This design comes from an exercise in tuning for small area on the open sky130 flow, not from production work. Where RTL was checked, it was by simulation tests only, not by an equivalence proof against the original. The series may have gaps, and a smaller design here may also do less where the tests do not look. The RTL of runs 2 and 3 was laid out without a check of its function. No activity file was given, so power comes from the tool's default toggle rates.

### design/flow/design.v
module LED_VERILOG(
input PCLK,  
input PRESERN,  
input PSEL,  
input PENABLE,  
output wire PREADY,  
output wire PSLVERR,  
input PWRITE,  
input [31:0] PADDR,  
input wire [31:0] PWDATA,  
output wire [31:0] PRDATA,  
output reg LED
);
assign PSLVERR = 0;
assign PREADY = 1;
assign PRDATA = 32'd0;
reg [575:0]color;
reg [23:0]data_counter;
reg [9:0]bit_counter;
reg [6:0]pwm_counter;
wire color_bit = (bit_counter < 10'd576) ? color[bit_counter] : 1'b0;
wire color_write = (PWRITE & PENABLE & PSEL);
always @(posedge PCLK) begin
if (!PRESERN) begin
    data_counter <= 0;
    bit_counter <= 0;
    pwm_counter <= 0;
    LED <= 0;
end
else if (data_counter >= 1024125) begin
    data_counter <= 0;
    bit_counter <= 0;
    pwm_counter <= 0;
end
else if (data_counter >= 72375) begin
    LED <= 0;
    data_counter <= data_counter + 1;
end
else begin
    if(pwm_counter >= 125) begin
        pwm_counter <= 0;
        bit_counter <= bit_counter + 1;
    end
    else begin
        if (color_bit) begin
            if (pwm_counter <= 80) 
                LED <= 1;
            else 
                LED <=0;
        pwm_counter <= pwm_counter + 1;
        end
        else begin 
            if (pwm_counter <= 40) 
                LED <= 1;
            else 
                LED <= 0;
        pwm_counter <= pwm_counter + 1;
        end
    data_counter <= data_counter + 1; 
    end
end
end
always @(posedge PCLK)
begin
if(color_write)begin
    case (PADDR[6:2])
    5'd0: color[23:0] <= PWDATA[23:0];    
    5'd1: color[47:24] <= PWDATA[23:0];   
    5'd2: color[71:48] <= PWDATA[23:0];   
    5'd3: color[95:72] <= PWDATA[23:0];   
    5'd4: color[119:96] <= PWDATA[23:0];  
    5'd5: color[143:120] <= PWDATA[23:0];  
    5'd6: color[167:144] <= PWDATA[23:0];  
    5'd7: color[191:168] <= PWDATA[23:0];  
    5'd8: color[215:192] <= PWDATA[23:0];
    5'd9: color[239:216] <= PWDATA[23:0];
    5'd10: color[263:240] <= PWDATA[23:0];
    5'd11: color[287:264] <= PWDATA[23:0];
    5'd12: color[311:288] <= PWDATA[23:0];
    5'd13: color[335:312] <= PWDATA[23:0];
    5'd14: color[359:336] <= PWDATA[23:0];
    5'd15: color[383:360] <= PWDATA[23:0];
    5'd16: color[407:384] <= PWDATA[23:0];
    5'd17: color[431:408] <= PWDATA[23:0];
    5'd18: color[455:432] <= PWDATA[23:0];
    5'd19: color[479:456] <= PWDATA[23:0];
    5'd20: color[503:480] <= PWDATA[23:0];
    5'd21: color[527:504] <= PWDATA[23:0];
    5'd22: color[551:528] <= PWDATA[23:0];
    5'd23: color[575:552] <= PWDATA[23:0];
    default: ;
endcase
end
end
endmodule
### design/flow/run.sh
#!/bin/bash
# synth_recipe.tcl (not shown) runs the flow's synth.tcl, then flattens the netlist and writes it again
# the make line also repeats each setting of config.mk as NAME=value (left out here)
make -C /OpenROAD-flow-scripts/flow DESIGN_CONFIG=/design/flow/config.mk WORK_HOME=/design/flow/orfs CLKGATE_MAP_FILE= SYNTH_SCRIPT=/design/flow/synth_recipe.tcl finish
### design/flow/config.mk
export PLATFORM = sky130hd
export DESIGN_NAME = LED_VERILOG
export DESIGN_NICKNAME = LED_VERILOG
export VERILOG_FILES = /design/flow/design.v
export SDC_FILE = /design/flow/constraint.sdc
export NUM_CORES = 4
export LEC_CHECK = 0
export CAP_MARGIN = 20
export CORE_MARGIN = 2
export CORE_UTILIZATION = 50
export PLACE_DENSITY = 0.6
export SLEW_MARGIN = 20
### design/flow/constraint.sdc
create_clock -name core_clock -period 10.0 [get_ports {PCLK}]
set_input_delay 2.0000 -clock core_clock [delete_from_list [all_inputs] [get_ports {PCLK}]]
set_output_delay 2.0000 -clock core_clock [all_outputs]
set_load 0.01 [all_outputs]
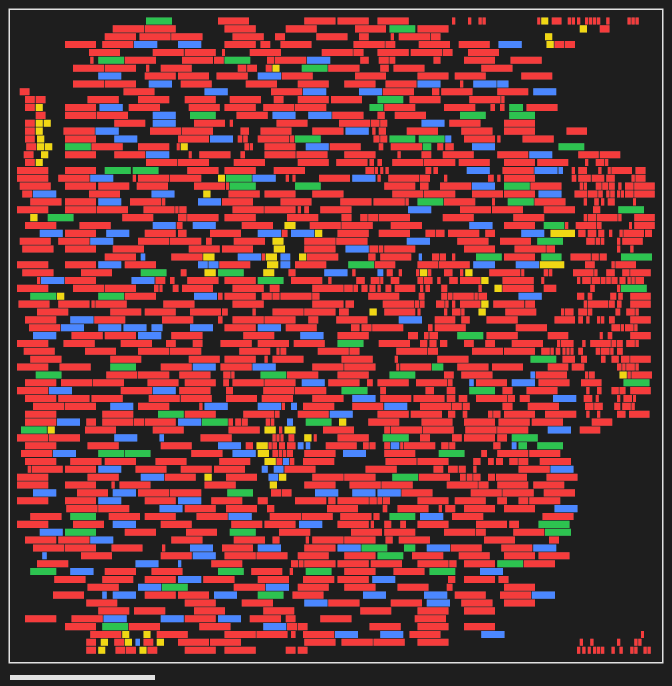
**Above:** run 1 (cells by drive strength).
Scale bar: 50 um.
Red shows x1 and smaller, cells 1,112, most used edfxtp_1. Yellow shows x3 and x4, cells 57, most used buf_4. Blue shows x2, cells 163, most used mux4_2. Green shows x6 and larger, cells 80, most used clkbuf_16.
Syn-to-layout area delta: 13.0%
cell area after layout: 27,700 um2
Final WS setup: 5.31 ns
Non-clk bufs: 79

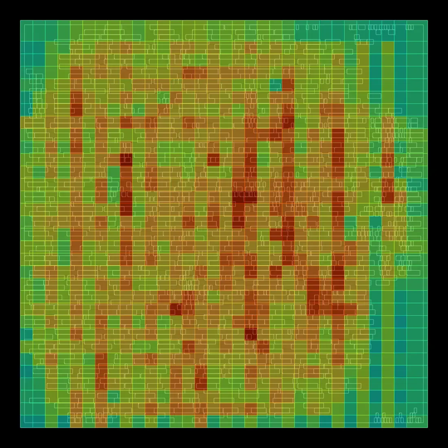
**Above:** run 1 (congestion heat map).
GRT Util Overall: 23.4%
met1 usage: 33.0%

==> run_results.csv, run 1 <==
group,metric,value,unit
logic_synthesis,synth_cell_types,59,
clocking,cts_hold_buffers,0,
timing,worst_slew_pin_slew,1.05,ns
timing,clock_skew,0.0112,ns
clocking,clkLatencyLatePin,0.58,ns
flow_run,maxCapViolCount,0,
timing,setup_viol,0,
cells_and_area,diodes,0,
route,viasPerCell,6.09,
pwr,p_switching,1.04,mW
worst_setup_path,crit_slowest_cell,"dfxtp_4",
worst_setup_path,cp.arrival,5.15,ns
worst_setup_path,endpoint_kind,"flop",
grt,overflow,0,
logic_synthesis,seq_area_frac_synth,73.9,%
logic_synthesis,synth_area_per_cell,19.2,um2
logic_synthesis,syn_area,24500,um2
clocking,cts-root-buf,"clkbuf_16",
cells_and_area,most-common-layout-cells,"edfxtp_1, mux4_2, clkbuf_16",
logic_synthesis,ys.flop_type,"edfxtp_1",
route,num_vias,12400,
clocking,cts_tree,"done",
timing,timing.setup.tns,0,ns
logic_synthesis,synth_edf_count,576,
pwr,p_int,4.20,mW
worst_setup_path,crit_top_cell,"mux4_2",
place,dp_hpwl,30300,um
logic_synthesis,synth-seq-cells,618,
logic_synthesis,synthCells,1280,
worst_setup_path,worstSetupPathType,"reg -> reg",
timing,relSlewSlack,29.6,%
worst_setup_path,start_kind,"flop",
clocking,clock_path_buffers,3,
logic_synthesis,ys_async_sr_fraction,0,%
timing,fmax,0.213,GHz
clocking,cts.sinks,618,
timing,final.period_utilization,46.9,%
worst_setup_path,crit_fanout,95,
pwr,seq_power_share,54.1,%
floorplanning,core_area,48600,um2
grt,grt_pass1_vias,12300,
pwr,switching_share,19.8,%
grt,grt_max_degree,97,
route,drtIter0Drc,1336,
timing,finalCriticalPeriod,4.69,ns
clocking,htree_levels,3,
cells_and_area,drive_gt1_share,21.2,%
route,drc,0,
timing,holdWs,0.494,ns
timing,grt_setup_unrepaired,"false",
route,drt_wl_total,57900,um
logic_synthesis,yosysWarnings,1,
floorplanning,io-pin-count,104,
clocking,post_cts_resized,0,
cells_and_area,nFillCells,3639,
floorplanning,placementRows,81,
route,wire_per_inst,28.5,um
grt,antenna_found_initial,3,
floorplanning,start_util,50.4,%
clocking,cts_setup_buffers,0,
route,drt_first_pass_iters,5,
worst_hold_path,hold_class,"reg -> reg",
pwr,combPwrFrac,2.1,%
pwr,powerDensity,189,nW/um2
cells_and_area,final_common_cell,"edfxtp_1",
place,numPortBuffers,34,
worst_setup_path,cp_data_required_time,10.46,ns
clocking,cts_made_buffers,67,
floorplanning,die_h,225,um
floorplanning,dieArea,50800,um2
worst_setup_path,crit_chain,"buf_12, buf_4, mux4_2, mux4_2, mux4_2, and4_1, o211ai_1, or3b_1",
status,status,"finished clean",
grt,grt_pass1_wl,83500,um
timing,drv_slew,0,
place,routabilityCongestion,0.772,
clocking,clkTransAtPathRegs,0.05,ns
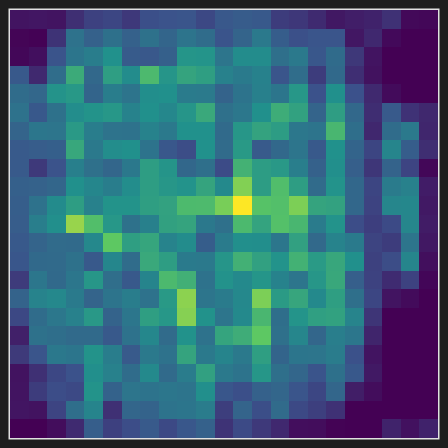
**Above:** run 1 (wiring heat map).
23 x 23 tiles, from dark purple (low) to yellow (high), scaled to the fullest tile. Values are wire area over tile area, all layers added.
The densest ninth of the die: center. The mean over all tiles is 0.18. The emptiest ninth of the die: south-east. 21% of the tiles are over half the peak.

run 1: metal layers:
metal	part of all wire, %	up-vias	GRT usage (%)	wire length (um)
met5	0.048	-	0	28
met4	2.3	4	6.26	1340
met3	5.5	101	3.79	3200
met2	49	399	38.3	28500
met1	43	6582	33.0	24800
li1	-	5296	-	-
run 1: area by class of cell:
| type | instances | area [um2] | area share [%] |
|---|---|---|---|
| Timing Repair Buffer | 79 | 706 | 2.55 |
| Sequential cell | 618 | 18100 | 65.5 |
| Tap cell | 622 | 778 | 2.81 |
| Clock inverter | 24 | 194 | 0.700 |
| Inverter | 12 | 45.0 | 0.163 |
| Clock buffer | 87 | 1810 | 6.55 |
| Multi-Input combinational cell | 592 | 6030 | 21.8 |
run 1: synthesized netlist by cell type, types with 8 or more instances:
cell type,number,area (um2)
buf_2,17,85.1
buf_4,46,345
edfxtp_1,576,17300
clkbuf_1,24,90.1
xnor2_1,14,123
nor2b_1,9,56.3
a21oi_1,14,70.1
mux4_2,134,3020
dfxtp_1,42,841
a22oi_1,23,173
nand3_1,26,130
mux2i_1,51,510
and3_1,10,62.6
o21ai_0,15,75.1
nand2_1,39,146
xor2_1,18,158
nor3_1,11,55.1
nand4_1,9,56.3
nor2_1,78,293
inv_1,10,37.5
nand2b_1,8,50.1
run 1: logic make-up (layout without fill, tap and decap cells):
family	count (synthesis)	after routing	synth area share (%)
other	2	38	0.0306
AOI/OAI and AO/OA	112	112	3.22
muxes	187	187	14.5
DFF	618	618	73.9
adders and majority gates	7	7	0.357
xor gates and xnor gates	32	32	1.14
buffers and inverters	106	202	2.60
and+or+nand+nor	216	216	4.22
run 1: worst max-delay path, delay by kind of cell (launching register included):
kind | cells | cell delay [ns]
muxes | 3 | 1.67
and+or+nand+nor | 2 | 0.67
AOI/OAI and AO/OA | 1 | 0.18
DFF | 1 | 0.66
buffers and inverters | 2 | 1.21
run 1: through the flow:
stage	cells	setup slack, ns	utilization (%)	power, mW	instance area (um2)
2_1_floorplan	1316	5.12	-	2.92	24700
3_3_place_gp	1921	5.14	52.7	3.00	25600
4_1_cts	2034	5.17	56.8	5.28	27700
3_5_place_dp	1923	5.06	52.7	3.00	25600
6_report	2034	5.31	57.0	5.24	27700
5_1_grt	2034	5.06	57.0	5.38	27700
run 1: registers in the layout, indices dropped and copies added, names as in the netlist:
register and count:
data_counter 24, bit_counter 10, LED 1, pwm_counter 7, color 576
run 1: power by group through the flow:
stage	Sequential (mW)	Clock, mW	Combinational, mW
2_1_floorplan	2.89	0	0.0253
3_3_place_gp	2.89	0	0.109
3_5_place_dp	2.89	0	0.110
4_1_cts	2.84	2.33	0.110
5_1_grt	2.83	2.43	0.115
6_report	2.84	2.29	0.110
run 1: final timing paths:
kind / startpoint / endpoint / slack (ns) / cells after the start
max: bit_counter[0] / LED / 5.31 / 8
min: data_counter[1] / data_counter[1] / 0.49 / 2
max reg2reg: bit_counter[0] / LED / 5.31 / 8
min reg2reg: data_counter[1] / data_counter[1] / 0.49 / 2
==> inputs of run 2 (changes only) <==
==> design/flow/design.v (replaced) <==
module LED_VERILOG(
input PCLK,
input PRESERN,
input PSEL,
input PENABLE,
output wire PREADY,
output wire PSLVERR,
input PWRITE,
input [31:0] PADDR,
input wire [31:0] PWDATA,
output wire [31:0] PRDATA,
output reg LED
);
assign PSLVERR = 1'b0;
assign PREADY = 1'b1;
assign PRDATA = 32'd0;
reg [575:0] color;
reg [12:0] bcnt;
reg [6:0] pcnt;
wire color_write = PWRITE & PENABLE & PSEL;
genvar gw;
generate
for (gw = 0; gw < 24; gw = gw + 1) begin : wr
    always @(posedge PCLK)
        if (color_write && PADDR[6:2] == gw)
            color[24*gw +: 24] <= PWDATA[23:0];
end
endgenerate
wire [31:0] csel;
wire [17:0] gsel;
genvar gc, gg;
generate
for (gc = 0; gc < 32; gc = gc + 1) begin : cs
    assign csel[gc] = (bcnt[4:0] == gc);
end
for (gg = 0; gg < 18; gg = gg + 1) begin : gs
    assign gsel[gg] = (bcnt[12:5] == gg);
end
endgenerate
wire [17:0] gbit;
generate
for (gg = 0; gg < 18; gg = gg + 1) begin : gr
    assign gbit[gg] = gsel[gg] & |(csel & color[32*gg +: 32]);
end
endgenerate
wire color_bit = |gbit;
wire running = (bcnt < 13'd579);
wire frame_end = (bcnt == 13'd8132) && (pcnt == 7'd71);
wire bit_end = (pcnt == 7'd125);
always @(posedge PCLK) begin
    if (!PRESERN) begin
        bcnt <= 13'd0;
        pcnt <= 7'd0;
        LED <= 1'b0;
    end else begin
        LED <= running & ((pcnt <= 7'd40) | ((pcnt <= 7'd80) & color_bit));
        if (frame_end) begin
            bcnt <= 13'd0;
            pcnt <= 7'd0;
        end else if (bit_end) begin
            bcnt <= bcnt + 13'd1;
            pcnt <= 7'd0;
        end else begin
            pcnt <= pcnt + 7'd1;
        end
    end
end
endmodule
--- a/design/flow/config.mk
+++ b/design/flow/config.mk
@@ -9,4 +9,5 @@
 export CORE_MARGIN = 2
-export CORE_UTILIZATION = 50
-export PLACE_DENSITY = 0.6
+export CORE_UTILIZATION = 65
+export CTS_BUF_LIST = sky130_fd_sc_hd__clkbuf_8
+export PLACE_DENSITY = 0.75
 export SLEW_MARGIN = 20
==> run 2 against run 1 <==
Compared with the run above:
- routed wire length rose by 23%
- largest cell class unchanged
- sequential power fell by 3%
- area after synthesis fell by 5.8%
- worst hold slack got worse by 0.012 ns
- total power fell by 11%
- utilization rose by 16 points
- combinational power barely moved
- largest power group unchanged
- critical endpoint is now LED
- final cell count fell by 3.7%
==> run_results.csv, run 2 <==
group,metric,value,unit
worst_setup_path,endpoint_kind,"flop",
clocking,cts_tree,"done",
worst_hold_path,hold_class,"reg -> reg",
worst_setup_path,cp.arrival,4.73,ns
grt,overflow,0,
logic_synthesis,seq_area_frac_synth,76.7,%
logic_synthesis,synthTopCellsByArea,"edfxtp_1, a22oi_1, dfxtp_1",
floorplanning,dieArea,37100,um2
grt,grt_pass1_wl,99000,um
timing,worst_slew_pin_slew,1.20,ns
logic_synthesis,yosysMostFrequentCell,"edfxtp_1",
clocking,cts-root-buf,"clkbuf_8",
timing,finalCriticalPeriod,4.18,ns
clocking,cts_made_buffers,91,
status,status,"finished clean",
cells_and_area,final_common_cell,"edfxtp_1",
timing,drv_slew,0,
grt,busiest_layer,"met2",
clocking,cts.sinks,597,
cells_and_area,reg_top3,"color (576), bcnt (13), pcnt (7)",
logic_synthesis,yosysTopAreaCell,"edfxtp_1",
logic_synthesis,synthCells,1328,
route,drt_first_pass_iters,7,
logic_synthesis,synth_edf_count,576,
worst_setup_path,cp_data_required_time,10.55,ns
place,numPortBuffers,34,
route,viasPerCell,7.42,
grt,grt_max_degree,63,
timing,grt_setup_unrepaired,"false",
timing,setup_viol,0,
cells_and_area,drive_gt1_share,17.1,%
clocking,cts_hold_buffers,0,
grt,antenna_found_initial,1,
route,drc,0,
route,drtIter0Drc,2550,
clocking,cts_setup_buffers,0,
timing,timing.setup.tns,0,ns
logic_synthesis,ys_async_sr_fraction,0,%
worst_hold_path,holdCritStartpoint,"pcnt[0]",
floorplanning,placementRows,69,
cells_and_area,seqCellArea,17700,um2
route,wire_per_inst,36.4,um
timing,fmax,0.239,GHz
-- run 2: cell type report --
| class | instances | area share, % |
|---|---|---|
| antenna | 1 | 0.00977 |
| clock inverter | 66 | 1.26 |
| multi-input combinational | 630 | 19.1 |
| inverter | 12 | 0.176 |
| clock buffer | 93 | 5.00 |
| sequential | 597 | 69.2 |
| timing repair buffer | 98 | 3.02 |
| tap | 461 | 2.25 |
-- run 2: cell families after synthesis --
family / share of synthesized area, %
flops: 76.7
compound gates: 10.9
simple gates: 6.27
buf+inv: 3.52
mux: 1.62
xor+xnor: 0.531
fa+ha+maj: 0.487
other cells: 0.0325
-- run 2: per-layer routing --
layer | up-vias | routed length, um
met1 | 7123 | 23800
met2 | 1456 | 31500
met3 | 257 | 12200
met5 | - | 12
li1 | 5688 | -
met4 | 2 | 3790
-- run 2: final timing paths --
kind | slack [ns] | depth (start not counted) | end
worst max-delay path | 5.82 | 9 | LED
worst min-delay path | 0.48 | 1 | pcnt[0]
worst max register to register | 5.82 | 9 | LED
worst min register to register | 0.48 | 1 | pcnt[0]
-- run 2: metrics by stage --
step | power [mW] | setup WS [ns] | std cells | cell area (um2)
floorplan | 2.83 | 4.70 | 1360 | 23200
global placement | 2.91 | 5.30 | 1797 | 24000
detailed placement | 2.91 | 5.25 | 1798 | 24000
CTS | 4.67 | 5.93 | 1957 | 25600
global route | 4.78 | 5.62 | 1957 | 25600
finish | 4.68 | 5.82 | 1958 | 25600
-- run 2: worst max-delay path: stages, from the launching register on --
cell,delay (ns)
dfxtp_2,0.87
buf_4,0.65
and4b_1,0.94
a22o_1,0.24
a221oi_1,0.05
o2111ai_1,0.16
nor4_1,0.09
a2111oi_0,0.62
nor4b_2,0.12
a31oi_1,0.29
-- run 2: report_power, final --
group | total (mW) | internal (mW) | switching [mW] | leakage (nW)
Combinational | 0.110 | 0.0169 | 0.0935 | 1.93
Sequential | 2.75 | 2.75 | 0.00357 | 5.35
Clock | 1.81 | 0.892 | 0.922 | 0.906
Total | 4.68 | 3.66 | 1.02 | 8.18
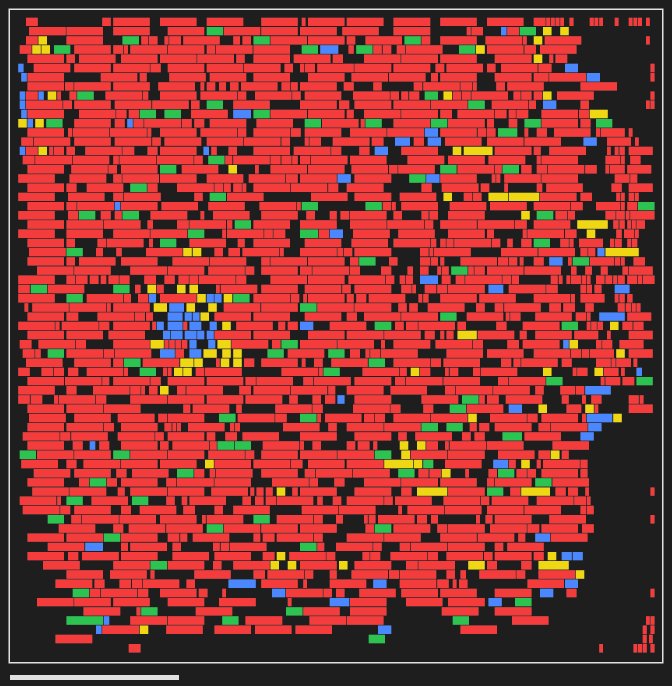
**Above:** run 2 (cells by drive strength).
Scale bar: 50 um.
Red shows x1 and smaller, cells 1,240, most used edfxtp_1. Blue shows x2, cells 76, most used mux2_2. Yellow shows x3 and x4, cells 81, most used buf_4. Green shows x6 and larger, cells 99, most used clkbuf_8.

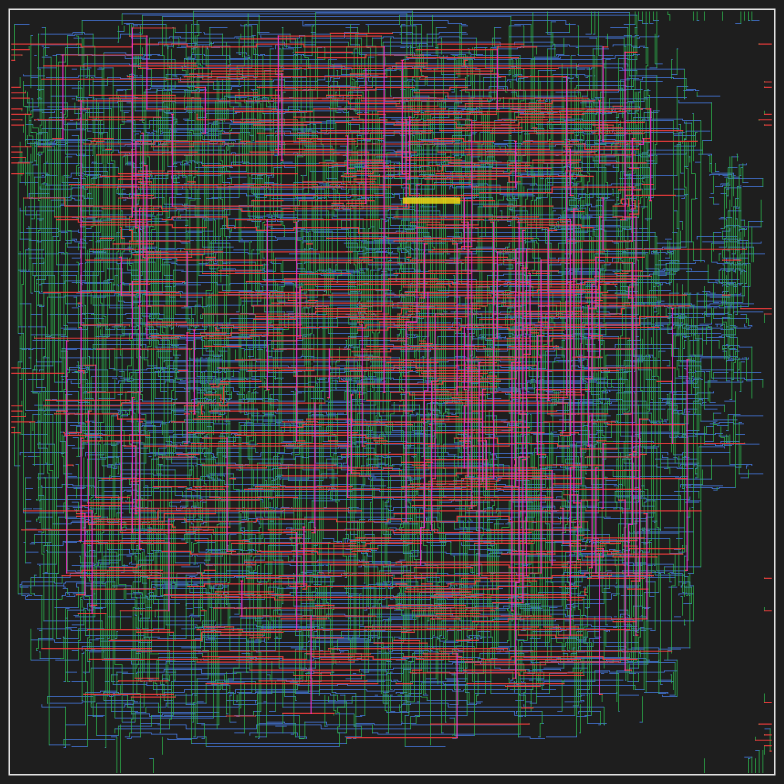
**Above:** run 2 (metal layers overlaid).
Magenta shows M4, wire length 3,790 um. Green shows M2, wire length 31.5 mm. Yellow shows M5, wire length 12.9 um. Red shows M3, wire length 12,200 um. Blue shows M1, wire length 23.8 mm.
GRT Util Overall: 39.5%
DRT Wirelength: 71,300 um
Vias: 14,500

==> inputs of run 3 (changes only) <==
--- a/design/flow/config.mk
+++ b/design/flow/config.mk
@@ -9,5 +9,5 @@
 export CORE_MARGIN = 2
-export CORE_UTILIZATION = 65
-export CTS_BUF_LIST = sky130_fd_sc_hd__clkbuf_8
-export PLACE_DENSITY = 0.75
+export CORE_UTILIZATION = 50
+export CTS_BUF_LIST = sky130_fd_sc_hd__clkbuf_4 sky130_fd_sc_hd__clkbuf_8
+export PLACE_DENSITY = 0.6
 export SLEW_MARGIN = 20
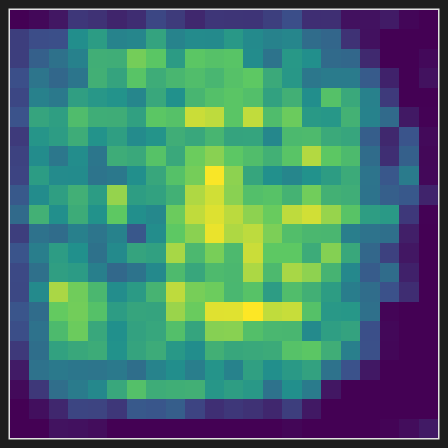
**Above:** run 3 (wiring heat map).
22 x 22 tiles, from dark purple (low) to yellow (high), scaled to the fullest tile. Values are wire area over tile area, all layers added.
The densest ninth of the die: center. 12% of the tiles are nearly empty. The fullest tile reaches 0.63.
Vias: 14,400
routed len/inst: 36.1 um
DRT Wirelength: 76,300 um
GRT Util Overall: 32.2%

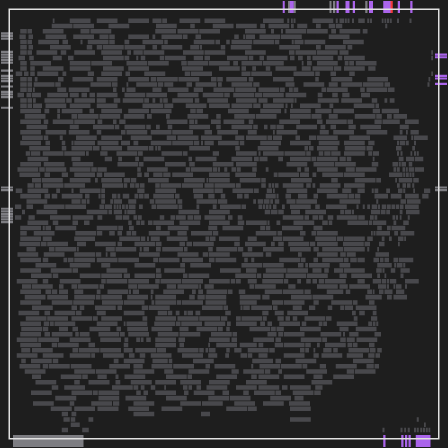
**Above:** run 3 (pin map).
Pins as bars across the die edge, other pins in gray.
Red shows PREADY, pins 1, direction output, edge north. Purple shows PRDATA, pins 32, direction output, edge 15 north, 12 south, 5 east.
All pins by edge: 51 south, 25 west, 21 north, 7 east.

==> run 3 against run 2 <==
Compared with the run above:
- still clean on timing, DRC and antenna
- sequential cell count did not move
- sequential share of layout area fell by 1.2 points
- synthesized cell count did not move
- count of clock-buffer cells in the layout is 31 higher
- register-to-register slack improved by 0.19 ns
- sequential power about the same
- largest cell class unchanged
==> run_results.csv, run 3 <==
group,metric,value,unit
floorplanning,die_h,219,um
place,numPortBuffers,34,
place,routabilityCongestion,0.875,
timing,final_hold_viol_count,0,
worst_setup_path,crit_fanout,16,
pwr,clkPwrFrac,40.4,%
worst_setup_path,start_kind,"primary input",
cells_and_area,diodes,0,
worst_setup_path,slowest_delay,0.71,ns
grt,overflow,0,
logic_synthesis,synth.cells.most_frequent,"edfxtp_1, a22oi_1, nor2_1",
floorplanning,dieArea,48000,um2
worst_setup_path,critPathTopFamily,"buffers and inverters",
timing,finalCriticalPeriod,4.17,ns
worst_setup_path,cp.arrival,4.52,ns
cells_and_area,nFillCells,3557,
worst_setup_path,cp_data_required_time,10.35,ns
clocking,clock_path_buffers,3,
cells_and_area,reg_top3,"color (576), bcnt (13), pcnt (7)",
worst_hold_path,hold_class,"reg -> reg",
timing,grt_setup_unrepaired,"false",
cells_and_area,seqCellArea,17700,um2
logic_synthesis,synth_top_area_share,74.8,%
logic_synthesis,synth-seq-cells,597,
logic_synthesis,synthTopCellsByArea,"edfxtp_1, a22oi_1, dfxtp_1",
pwr,p_int,3.78,mW
floorplanning,start_util,50.8,%
worst_setup_path,crit_chain,"clkdlybuf4s50_1, inv_1, or4_1, nor2_2, buf_4",
clocking,cts-root-buf,"clkbuf_8",
clocking,cts_tree,"done",
timing,fmax,0.240,GHz
logic_synthesis,yosysWarnings,1,
clocking,post_cts_resized,0,
route,drt_first_pass_iters,6,
logic_synthesis,synth_area_per_cell,17.4,um2
timing,worst_slew_pin_slew,1.14,ns
logic_synthesis,seq_area_frac_synth,76.7,%
clocking,htree_levels,3,
clocking,clkTransAtPathRegs,0.05,ns
logic_synthesis,yosysMostFrequentCell,"edfxtp_1",
clocking,cts_setup_buffers,0,
worst_setup_path,worstSetupPathType,"in -> reg",
clocking,cts.sinks,597,
flow_run,maxCapViolCount,0,
route,viasPerCell,6.80,
logic_synthesis,ys.flop_type,"edfxtp_1",
pwr,p_leak,8.25,nW
grt,grt_pass1_vias,13500,
timing,timing.setup.tns,0,ns
logic_synthesis,synth_cell_types,75,
status,status,"finished clean",
clocking,cts_made_buffers,93,
floorplanning,placementRows,78,
floorplanning,dieWidth,219,um
logic_synthesis,yosysTopAreaCell,"edfxtp_1",
clocking,cts_hold_buffers,0,
logic_synthesis,synth_edf_count,576,
grt,grt_pass1_wl,105000,um
cells_and_area,drive_gt1_share,19.4,%
floorplanning,io-pin-count,104,
worst_setup_path,crit_buf_inv,3,
worst_setup_path,rrSetupSlack,6.01,ns
clocking,clkLatencyLatePin,0.70,ns
cells_and_area,nets,1524,
cells_and_area,largest_register_ffs,576,
grt,antenna_found_initial,2,
cells_and_area,areaGrowthSynthToFinish,12.7,%
floorplanning,core_area,45500,um2
route,drtIter0Drc,2535,
timing,drv_slew,0,
logic_synthesis,ys_async_sr_fraction,0,%
pwr,seq_power_share,57.1,%
timing,final.period_utilization,41.7,%
logic_synthesis,synthCells,1328,
worst_setup_path,endpoint_kind,"flop",
pwr,p_switching,1.05,mW
cells_and_area,most-common-layout-cells,"edfxtp_1, a22oi_1, clkbuf_8",
timing,clock_skew,0.0232,ns
grt,grt_max_degree,63,
timing,setup_viol,0,
cells_and_area,final_common_cell,"edfxtp_1",
timing,relSlewSlack,23.4,%
pwr,switching_share,21.7,%
route,drtAntennaViolNets,0,
place,dp_slack,5.17,ns
cells_and_area,top_register,"color",
worst_setup_path,crit_slowest_cell,"or4_1",
timing,worst_slack,5.83,ns
pwr,powerDensity,185,nW/um2
pwr,vdd_ir_drop_max,158,uV
logic_synthesis,syn_area,23100,um2
route,drc,0,
cells_and_area,multi_input_comb_area,4880,um2
place,dp_hpwl,40100,um
pwr,combPwrFrac,2.4,%
run 3: stage by stage:
step / hold slack [ns] / cell area [um2] / std cells / utilization (%) / total power [mW]
5_1_grt: 0.537 / 26100 / 2113 / 57.3 / 4.92
6_report: 0.481 / 26100 / 2113 / 57.3 / 4.82
2_1_floorplan: 0.445 / 23200 / 1360 / - / 2.83
3_3_place_gp: 0.465 / 24300 / 1950 / 53.4 / 2.92
4_1_cts: 0.489 / 26000 / 2113 / 57.3 / 4.82
3_5_place_dp: 0.482 / 24300 / 1951 / 53.4 / 2.92
run 3: path summary, 6_finish.rpt:
| check | endpoint | cells after the start | from |
|---|---|---|---|
| worst max-delay path | color[129] | 5 | PADDR[2] |
| worst min-delay path | pcnt[0] | 1 | pcnt[0] |
| worst max register to register | LED | 10 | bcnt[2] |
| worst min register to register | pcnt[0] | 1 | pcnt[0] |
run 3: final cells by class:
class	instances	area share [%]
clock buffers	124	5.93
clock inverters	38	0.715
inverters	12	0.173
multi-input cells	630	18.7
flip-flops and latches	597	68.0
well taps	600	2.88
repair buffers	112	3.54
run 3: logic make-up (layout without fill, tap and decap cells):
group | after synthesis | count (layout) | share of synthesized area [%]
DFF | 597 | 597 | 76.7
xor gates and xnor gates | 14 | 14 | 0.531
other | 2 | 34 | 0.0325
and+or+nand+nor | 234 | 234 | 6.27
adders and majority gates | 9 | 9 | 0.487
buffers and inverters | 133 | 286 | 3.52
AOI/OAI and AO/OA | 306 | 306 | 10.9
muxes | 33 | 33 | 1.62
run 3: power groups by stage:
stage / clock network (mW) / logic (mW) / registers [mW]
final: 1.95 / 0.118 / 2.75
after global routing: 2.05 / 0.117 / 2.75
after CTS: 1.95 / 0.113 / 2.75
after detailed placement: 0 / 0.113 / 2.81
after global placement: 0 / 0.112 / 2.81
after floorplan: 0 / 0.0264 / 2.81
run 3: metal layers:
layer | track usage, % | part of all wire (%) | vias up
met5 | 0 | 0 | -
met4 | 12.3 | 3.9 | 0
met3 | 8.32 | 13 | 195
met2 | 49.5 | 46 | 1110
met1 | 44.3 | 37 | 7351
li1 | - | - | 5702

port drivers added, routing unchanged:
How much do the figures lean on ideal ports? The routed layouts below were timed once more, with nothing changed but the port constraints.
Step 1 (the two cells are an assumption about what drives the block):
set clk [get_ports {PCLK}]
set_driving_cell -lib_cell sky130_fd_sc_hd__clkbuf_16 $clk
set_driving_cell -lib_cell sky130_fd_sc_hd__buf_2 [delete_from_list [all_inputs] $clk]
Step 2 times the ports against the registers' clock, not the clock port: input delays grow and output delays shrink by t, the midpoint of the rising clock arrivals with the driver on.
Slacks: ideal / step 1 / step 2; pairs: ideal / step 1.
run	shift t [ns]	setup WS [ns]	cell pins on the clock port's net
run 1	0.639	5.306 / 5.306 / 5.303	1
run 2	0.718	5.817 / 5.817 / 5.136	1
run 3	0.736	5.832 / 5.859 / 5.123	1
After both steps every run listed still meets setup and hold. For run 3, which loses most, drivers alone change the setup slack by +0.027 ns; drivers and shift together by -0.709 ns.
